Source: an optimization exercise on an open RTL-to-GDS flow (aim: small area and a short achievable clock period). Production flows keep margins and buffers that such runs may drop.
Only simulation tests tie the RTL to the original design; equivalence was not proved.
No activity file was given, so power comes from the tool's default toggle rates.

==> design.v <==
`timescale 1ns / 1ps
module quant_pre(
    input         clk,
    input         reset_n,
    input  [31:0] i_max,
    input  [31:0] i_activation,
    output [31:0] o_unit,
    output [31:0] o_activation
);
    reg [31:0] r_unit;
    reg [31:0] r_activation;
    always@(posedge clk or negedge reset_n) begin
        if (!reset_n) begin
		    r_unit       <= 32'd0;
			r_activation <= 32'd0;
        end else begin
            if (i_activation[30:23] > i_max[30:23]) begin 
                r_unit <= 32'h80000000; 
                r_activation <= 32'hff000000; 
            end else if (i_activation[30:23] < (i_max[30:23] - 8'd8)) begin 
                r_unit <= 32'h00000008;
                r_activation <= 32'd0;
            end else begin
                r_unit <= {2'd1, i_max[22:0], 7'd0};
                case (i_max[30:23] - i_activation[30:23])
                    8'd8:    r_activation <= {9'd1, i_activation[22:0]};
                    8'd7:    r_activation <= {8'd1, i_activation[22:0], 1'd0};
                    8'd6:    r_activation <= {7'd1, i_activation[22:0], 2'd0};
                    8'd5:    r_activation <= {6'd1, i_activation[22:0], 3'd0};
                    8'd4:    r_activation <= {5'd1, i_activation[22:0], 4'd0};
                    8'd3:    r_activation <= {4'd1, i_activation[22:0], 5'd0};
                    8'd2:    r_activation <= {3'd1, i_activation[22:0], 6'd0};
                    8'd1:    r_activation <= {2'd1, i_activation[22:0], 7'd0};
                    default: r_activation <= {1'd1, i_activation[22:0], 8'd0};
                endcase
            end
        end
    end
    assign o_unit = r_unit;
    assign o_activation = r_activation;
endmodule
`timescale 1ns / 1ps
module quant_divider(
	input         clk,
	input         reset_n,
    input  [7:0]  i_index,
	input  [31:0] i_unit,
	input  [31:0] i_activation,
	output [7:0]  o_index,
	output [31:0] o_left,
	output [31:0] o_unit
);
    reg [7:0]  r_index;
    reg [31:0] r_left;
    reg [31:0] r_unit;
    always@(posedge clk or negedge reset_n) begin
        if (!reset_n) begin
            r_index <=  1'd0;
            r_left  <= 32'd0;
            r_unit  <= 32'd0;
        end else begin
            r_unit  <= {1'd0, i_unit[31:1]};  
            if ((i_activation == 32'd0) | (i_activation < i_unit)) begin 
                r_index <= {i_index[6:0], 1'd0};
                r_left  <= i_activation;
            end else begin
                r_index <= {i_index[6:0], 1'd1};
                r_left  <= i_activation - i_unit;
            end
        end
    end
assign o_index = r_index;
assign o_left  = r_left;
assign o_unit  = r_unit;
endmodule
`timescale 1ns / 1ps
module quantizer(
    input         clk,
    input         reset_n,
    input  [31:0] i_max,
    input  [31:0] i_activation,
    output [7:0]  o_index
);
    wire [7:0]  w_index[7:0];
    wire [31:0] w_left [7:0];
    wire [31:0] w_unit [7:0];
    quant_pre u_quant_pre(
        .clk(clk),
        .reset_n(reset_n),
        .i_max(i_max),
        .i_activation(i_activation),
        .o_unit(w_unit[0]),
        .o_activation(w_left[0])
    );
    quant_divider u_quant_divider_1 (
        .clk(clk), .reset_n(reset_n),
        .i_index(8'd0), .i_unit(w_unit[0]), .i_activation(w_left[0]), 
	    .o_index(w_index[0]), .o_left(w_left[1]), .o_unit(w_unit[1])
    );
    quant_divider u_quant_divider_2 (
        .clk(clk), .reset_n(reset_n),
        .i_index(w_index[0]), .i_unit(w_unit[1]), .i_activation(w_left[1]), 
	    .o_index(w_index[1]), .o_left(w_left[2]), .o_unit(w_unit[2])
    );
    quant_divider u_quant_divider_3 (
        .clk(clk), .reset_n(reset_n),
        .i_index(w_index[1]), .i_unit(w_unit[2]), .i_activation(w_left[2]), 
	    .o_index(w_index[2]), .o_left(w_left[3]), .o_unit(w_unit[3])
    );
    quant_divider u_quant_divider_4 (
        .clk(clk), .reset_n(reset_n),
        .i_index(w_index[2]), .i_unit(w_unit[3]), .i_activation(w_left[3]), 
	    .o_index(w_index[3]), .o_left(w_left[4]), .o_unit(w_unit[4])
    );
    quant_divider u_quant_divider_5 (
        .clk(clk), .reset_n(reset_n),
        .i_index(w_index[3]), .i_unit(w_unit[4]), .i_activation(w_left[4]), 
	    .o_index(w_index[4]), .o_left(w_left[5]), .o_unit(w_unit[5])
    );
    quant_divider u_quant_divider_6 (
        .clk(clk), .reset_n(reset_n),
        .i_index(w_index[4]), .i_unit(w_unit[5]), .i_activation(w_left[5]), 
	    .o_index(w_index[5]), .o_left(w_left[6]), .o_unit(w_unit[6])
    );
    quant_divider u_quant_divider_7 (
        .clk(clk), .reset_n(reset_n),
        .i_index(w_index[5]), .i_unit(w_unit[6]), .i_activation(w_left[6]), 
	    .o_index(w_index[6]), .o_left(w_left[7]), .o_unit(w_unit[7])
    );
    quant_divider u_quant_divider_8 (
        .clk(clk), .reset_n(reset_n),
        .i_index(w_index[6]), .i_unit(w_unit[7]), .i_activation(w_left[7]), 
	    .o_index(w_index[7]), .o_left(), .o_unit()
    );
    assign o_index = w_index[7];
endmodule
==> run.sh <==
#!/bin/bash
# synth_recipe.tcl (not shown) runs the flow's synth.tcl, then flattens the netlist and writes it again
# the make line also repeats each setting of config.mk as NAME=value (left out here)
make -C /OpenROAD-flow-scripts/flow DESIGN_CONFIG=/design/flow/config.mk WORK_HOME=/design/flow/orfs CLKGATE_MAP_FILE= SYNTH_SCRIPT=/design/flow/synth_recipe.tcl finish
==> config.mk <==
export PLATFORM = sky130hd
export DESIGN_NAME = quantizer
export DESIGN_NICKNAME = quantizer
export VERILOG_FILES = /design/flow/design.v
export SDC_FILE = /design/flow/constraint.sdc
export NUM_CORES = 4
export LEC_CHECK = 0
export CAP_MARGIN = 20
export CORE_MARGIN = 2
export CORE_UTILIZATION = 40
export SLEW_MARGIN = 20
==> constraint.sdc <==
create_clock -name core_clock -period 4.5 [get_ports {clk}]
set_input_delay 0.9000 -clock core_clock [delete_from_list [all_inputs] [get_ports {clk}]]
set_output_delay 0.9000 -clock core_clock [all_outputs]
set_load 0.01 [all_outputs]
Placed cells, one color a class:
Scale: 2 px per µm. Fill, decap, tap and diode cells in gray.
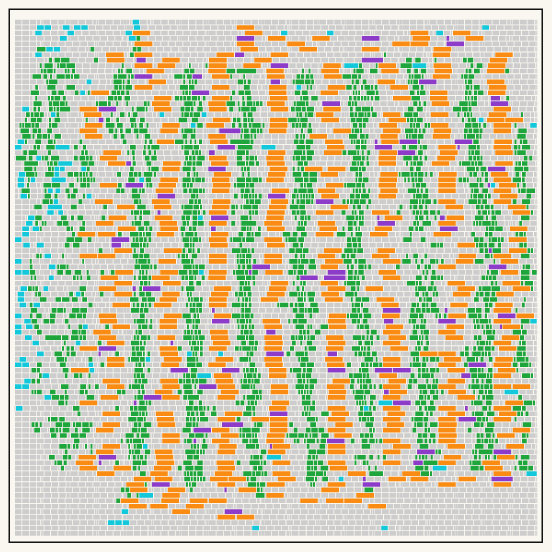
legend:
  orange:
    class: sequential cells
    cells: 496
  cyan:
    class: remaining buffers and delay cells
    cells: 120
  purple:
    class: clock drivers and dummy loads
    cells: 98
  green:
    class: combinational and other logic
    cells: 2230

Final layout:
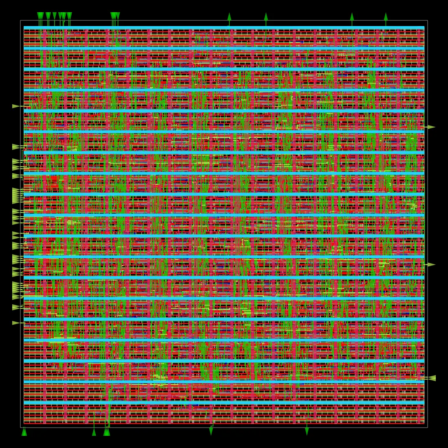
die outline width: 266 µm
chip height: 266 µm
Top Ports: 74
post-layout instance area: 31300 µm²

==> qor.log <==
[worst_setup_path] critical path launch point i_max[23]
[cts] Post-CTS Setup Repair Bufs 0
[worst_setup_path] required time of the worst setup path 5.01 ns
[cells_and_area] Post-Layout Cell Count 3817
[global_routing] initial antenna violation count 0
[run_status] status timing/DRC/antenna clean
[synth] area leader, netlist sky130_fd_sc_hd__dfrtp_1
[cts] number of resized instances in the post-cts repair step 0
[cells_and_area] final core utilization 46.3%
[sta] number of hold-slack violations in the final timing report 0
[worst_setup_path] worst-path cell with the longest stage delay sky130_fd_sc_hd__clkdlybuf4s50_1
[synth] adder-cell share of the synthesized area 10.6%
[worst_setup_path] Worst setup endpoint u_quant_pre.r_activation[26]
[worst_setup_path] critical path peak fanout 29
[global_routing] global-route wire length before repair 106000 µm
[cells_and_area] clock network contribution to total cell area 5.82%
[placement] Port Buf Inserts 71
[cts] buffer cell driving the clock tree root sky130_fd_sc_hd__clkbuf_16
[cells_and_area] nets@finish 3196
[cells_and_area] non-clk buf share 3.98%
[placement] worst setup timing slack at the placement stage -0.0836 ns
[routing] uppermost routed layer met4
[cells_and_area] fraction of standard cell area in multi-input logic 43.8%
[placement] RD Place Congestion 0.949
[routing] routed length on met1 25100 µm
[routing] vias per cell 5.33
[cells_and_area] sequential fraction of total cell area 39.7%
[synth] Post-Syn Area 27400 µm²
[cts] total number of clock tree sinks 496
[power_and_ir_drop] sequential fraction of design power 31.7%
[routing] overall routed net length 64600 µm
[cells_and_area] sequential cell area 12400 µm²
[global_routing] GR Layer Usage met1 19.9%
[sta] Worst Clk Skew 0.0259 ns
[cts] number of H-tree levels 2
[sta] final critical delay including setup and external delays 3.99 ns
[global_routing] fraction of met3 tracks used by global routing 2.40%
[power_and_ir_drop] power share of the clock group 19.9%
[cts] count of hold buffers inserted by post-cts repair 0
[routing] number of DRC violations after detailed-routing iteration 0 1063
[synth] post-synthesis xor/xnor area fraction 5.81%
[worst_setup_path] critical setup path kind input port to register
[cells_and_area] Non-clk bufs 120
[cells_and_area] number of sequential storage elements 496
[power_and_ir_drop] Net Sw Frac 39.4%
[cells_and_area] count of inverters not on the clock network in the layout 274
[sta] Final Max Tran Viols 0
[worst_setup_path] buffers plus inverters on the worst setup path 3
[synth] number of storage elements in the synthesis netlist 496
[sta] maximum operating frequency 251 MHz
[worst_setup_path] reg-to-reg startpoint u_quant_divider_5.r_left[2]
[cts] maximum clock path buffer count 3
[synth] fraction of the yosys area taken by sequential cells 45.3%
[synth] Yosys top cell area share 45.3%
[worst_hold_path] class of the most critical hold timing path input port to async pin
[placement] placed inst area 29500 µm²
[sta] worst slack on hold paths 0.276 ns
[cells_and_area] layout clock buffer count 73
[die] number of placement rows 95
[global_routing] Overall Global Routing Usage 18.6%
[power_and_ir_drop] seq pwr 6.99 mW
[synth] distinct cell type count of the synthesized netlist 95
[synth] synthesized area per cell 9.76 µm²
[synth] main flop type after synthesis sky130_fd_sc_hd__dfrtp_1
[power_and_ir_drop] Static Leakage 13.6 nW
[cells_and_area] diode count 0
[worst_setup_path] count of cells along the worst register-to-register path 13
[cells_and_area] Top class by area multi-input combinational cells
[die] core footprint 67500 µm²
[routing] length of routed met2 wiring 33600 µm
[die] starting density of the core 40.6%
[die] Die Footprint 70600 µm²
[cts] CTS clock-pin slew for the worst setup and hold paths 0.06 ns
[worst_setup_path] stages on the worst setup path 15
[global_routing] overflow left after global routing 0
[global_routing] Global Route met2 Usage 35.0%
[routing] wire length on met3 2070 µm
[sta] transition at the pin with the smallest max-transition slack 1.03 ns
[cells_and_area] fraction of final layout cells with drive strength greater than 1 8.29%
[cts] CTS tree built
[global_routing] grt peak-use layer met2
[synth] most frequent cell after synthesis sky130_fd_sc_hd__dfrtp_1
-- placed cells by master, fill, tap and decap left out, types with 39 or more instances in the layout --
| cell | Yosys | final |
|---|---|---|
| sky130_fd_sc_hd__clkbuf_16 | 0 | 55 |
| sky130_fd_sc_hd__nor2_1 | 151 | 150 |
| sky130_fd_sc_hd__xnor2_1 | 96 | 96 |
| sky130_fd_sc_hd__nor4_1 | 73 | 72 |
| sky130_fd_sc_hd__nand3_1 | 45 | 45 |
| sky130_fd_sc_hd__mux2_2 | 59 | 59 |
| sky130_fd_sc_hd__a21o_1 | 70 | 70 |
| sky130_fd_sc_hd__a21oi_1 | 189 | 189 |
| sky130_fd_sc_hd__clkdlybuf4s50_1 | 0 | 70 |
| sky130_fd_sc_hd__nand2_1 | 240 | 240 |
| sky130_fd_sc_hd__xor2_1 | 86 | 86 |
| sky130_fd_sc_hd__dfrtp_1 | 496 | 496 |
| sky130_fd_sc_hd__inv_1 | 272 | 272 |
| sky130_fd_sc_hd__ha_1 | 225 | 224 |
| sky130_fd_sc_hd__o21ai_0 | 220 | 220 |
| sky130_fd_sc_hd__nor3_1 | 40 | 39 |

==> static timing again, ports no longer ideal <==
How much do the figures lean on ideal ports? The routed layout below was timed once more, with nothing changed but the port constraints.
Step 1, drivers: a clkbuf_16 drives clk and a buf_2 each remaining input, both assumed.
Step 2, shift: input delay + t, output delay - t, t = (earliest + latest rising clock arrival at the registers) / 2. This alone moves slack from input paths to output paths.
a / b / c = no drivers / after step 1 / after step 2; a / b = the first two.
t, ns: 0.649
setup WS [ns]: 0.509 / 0.526 / -0.107
hold slack, ns: 0.276 / 0.269 / 0.335
cell pins on the clock port's net: 1
Met with ideal ports but missed after step 2: setup timing in this run. For this run, drivers alone change the setup slack by +0.017 ns; drivers and shift together by -0.616 ns.
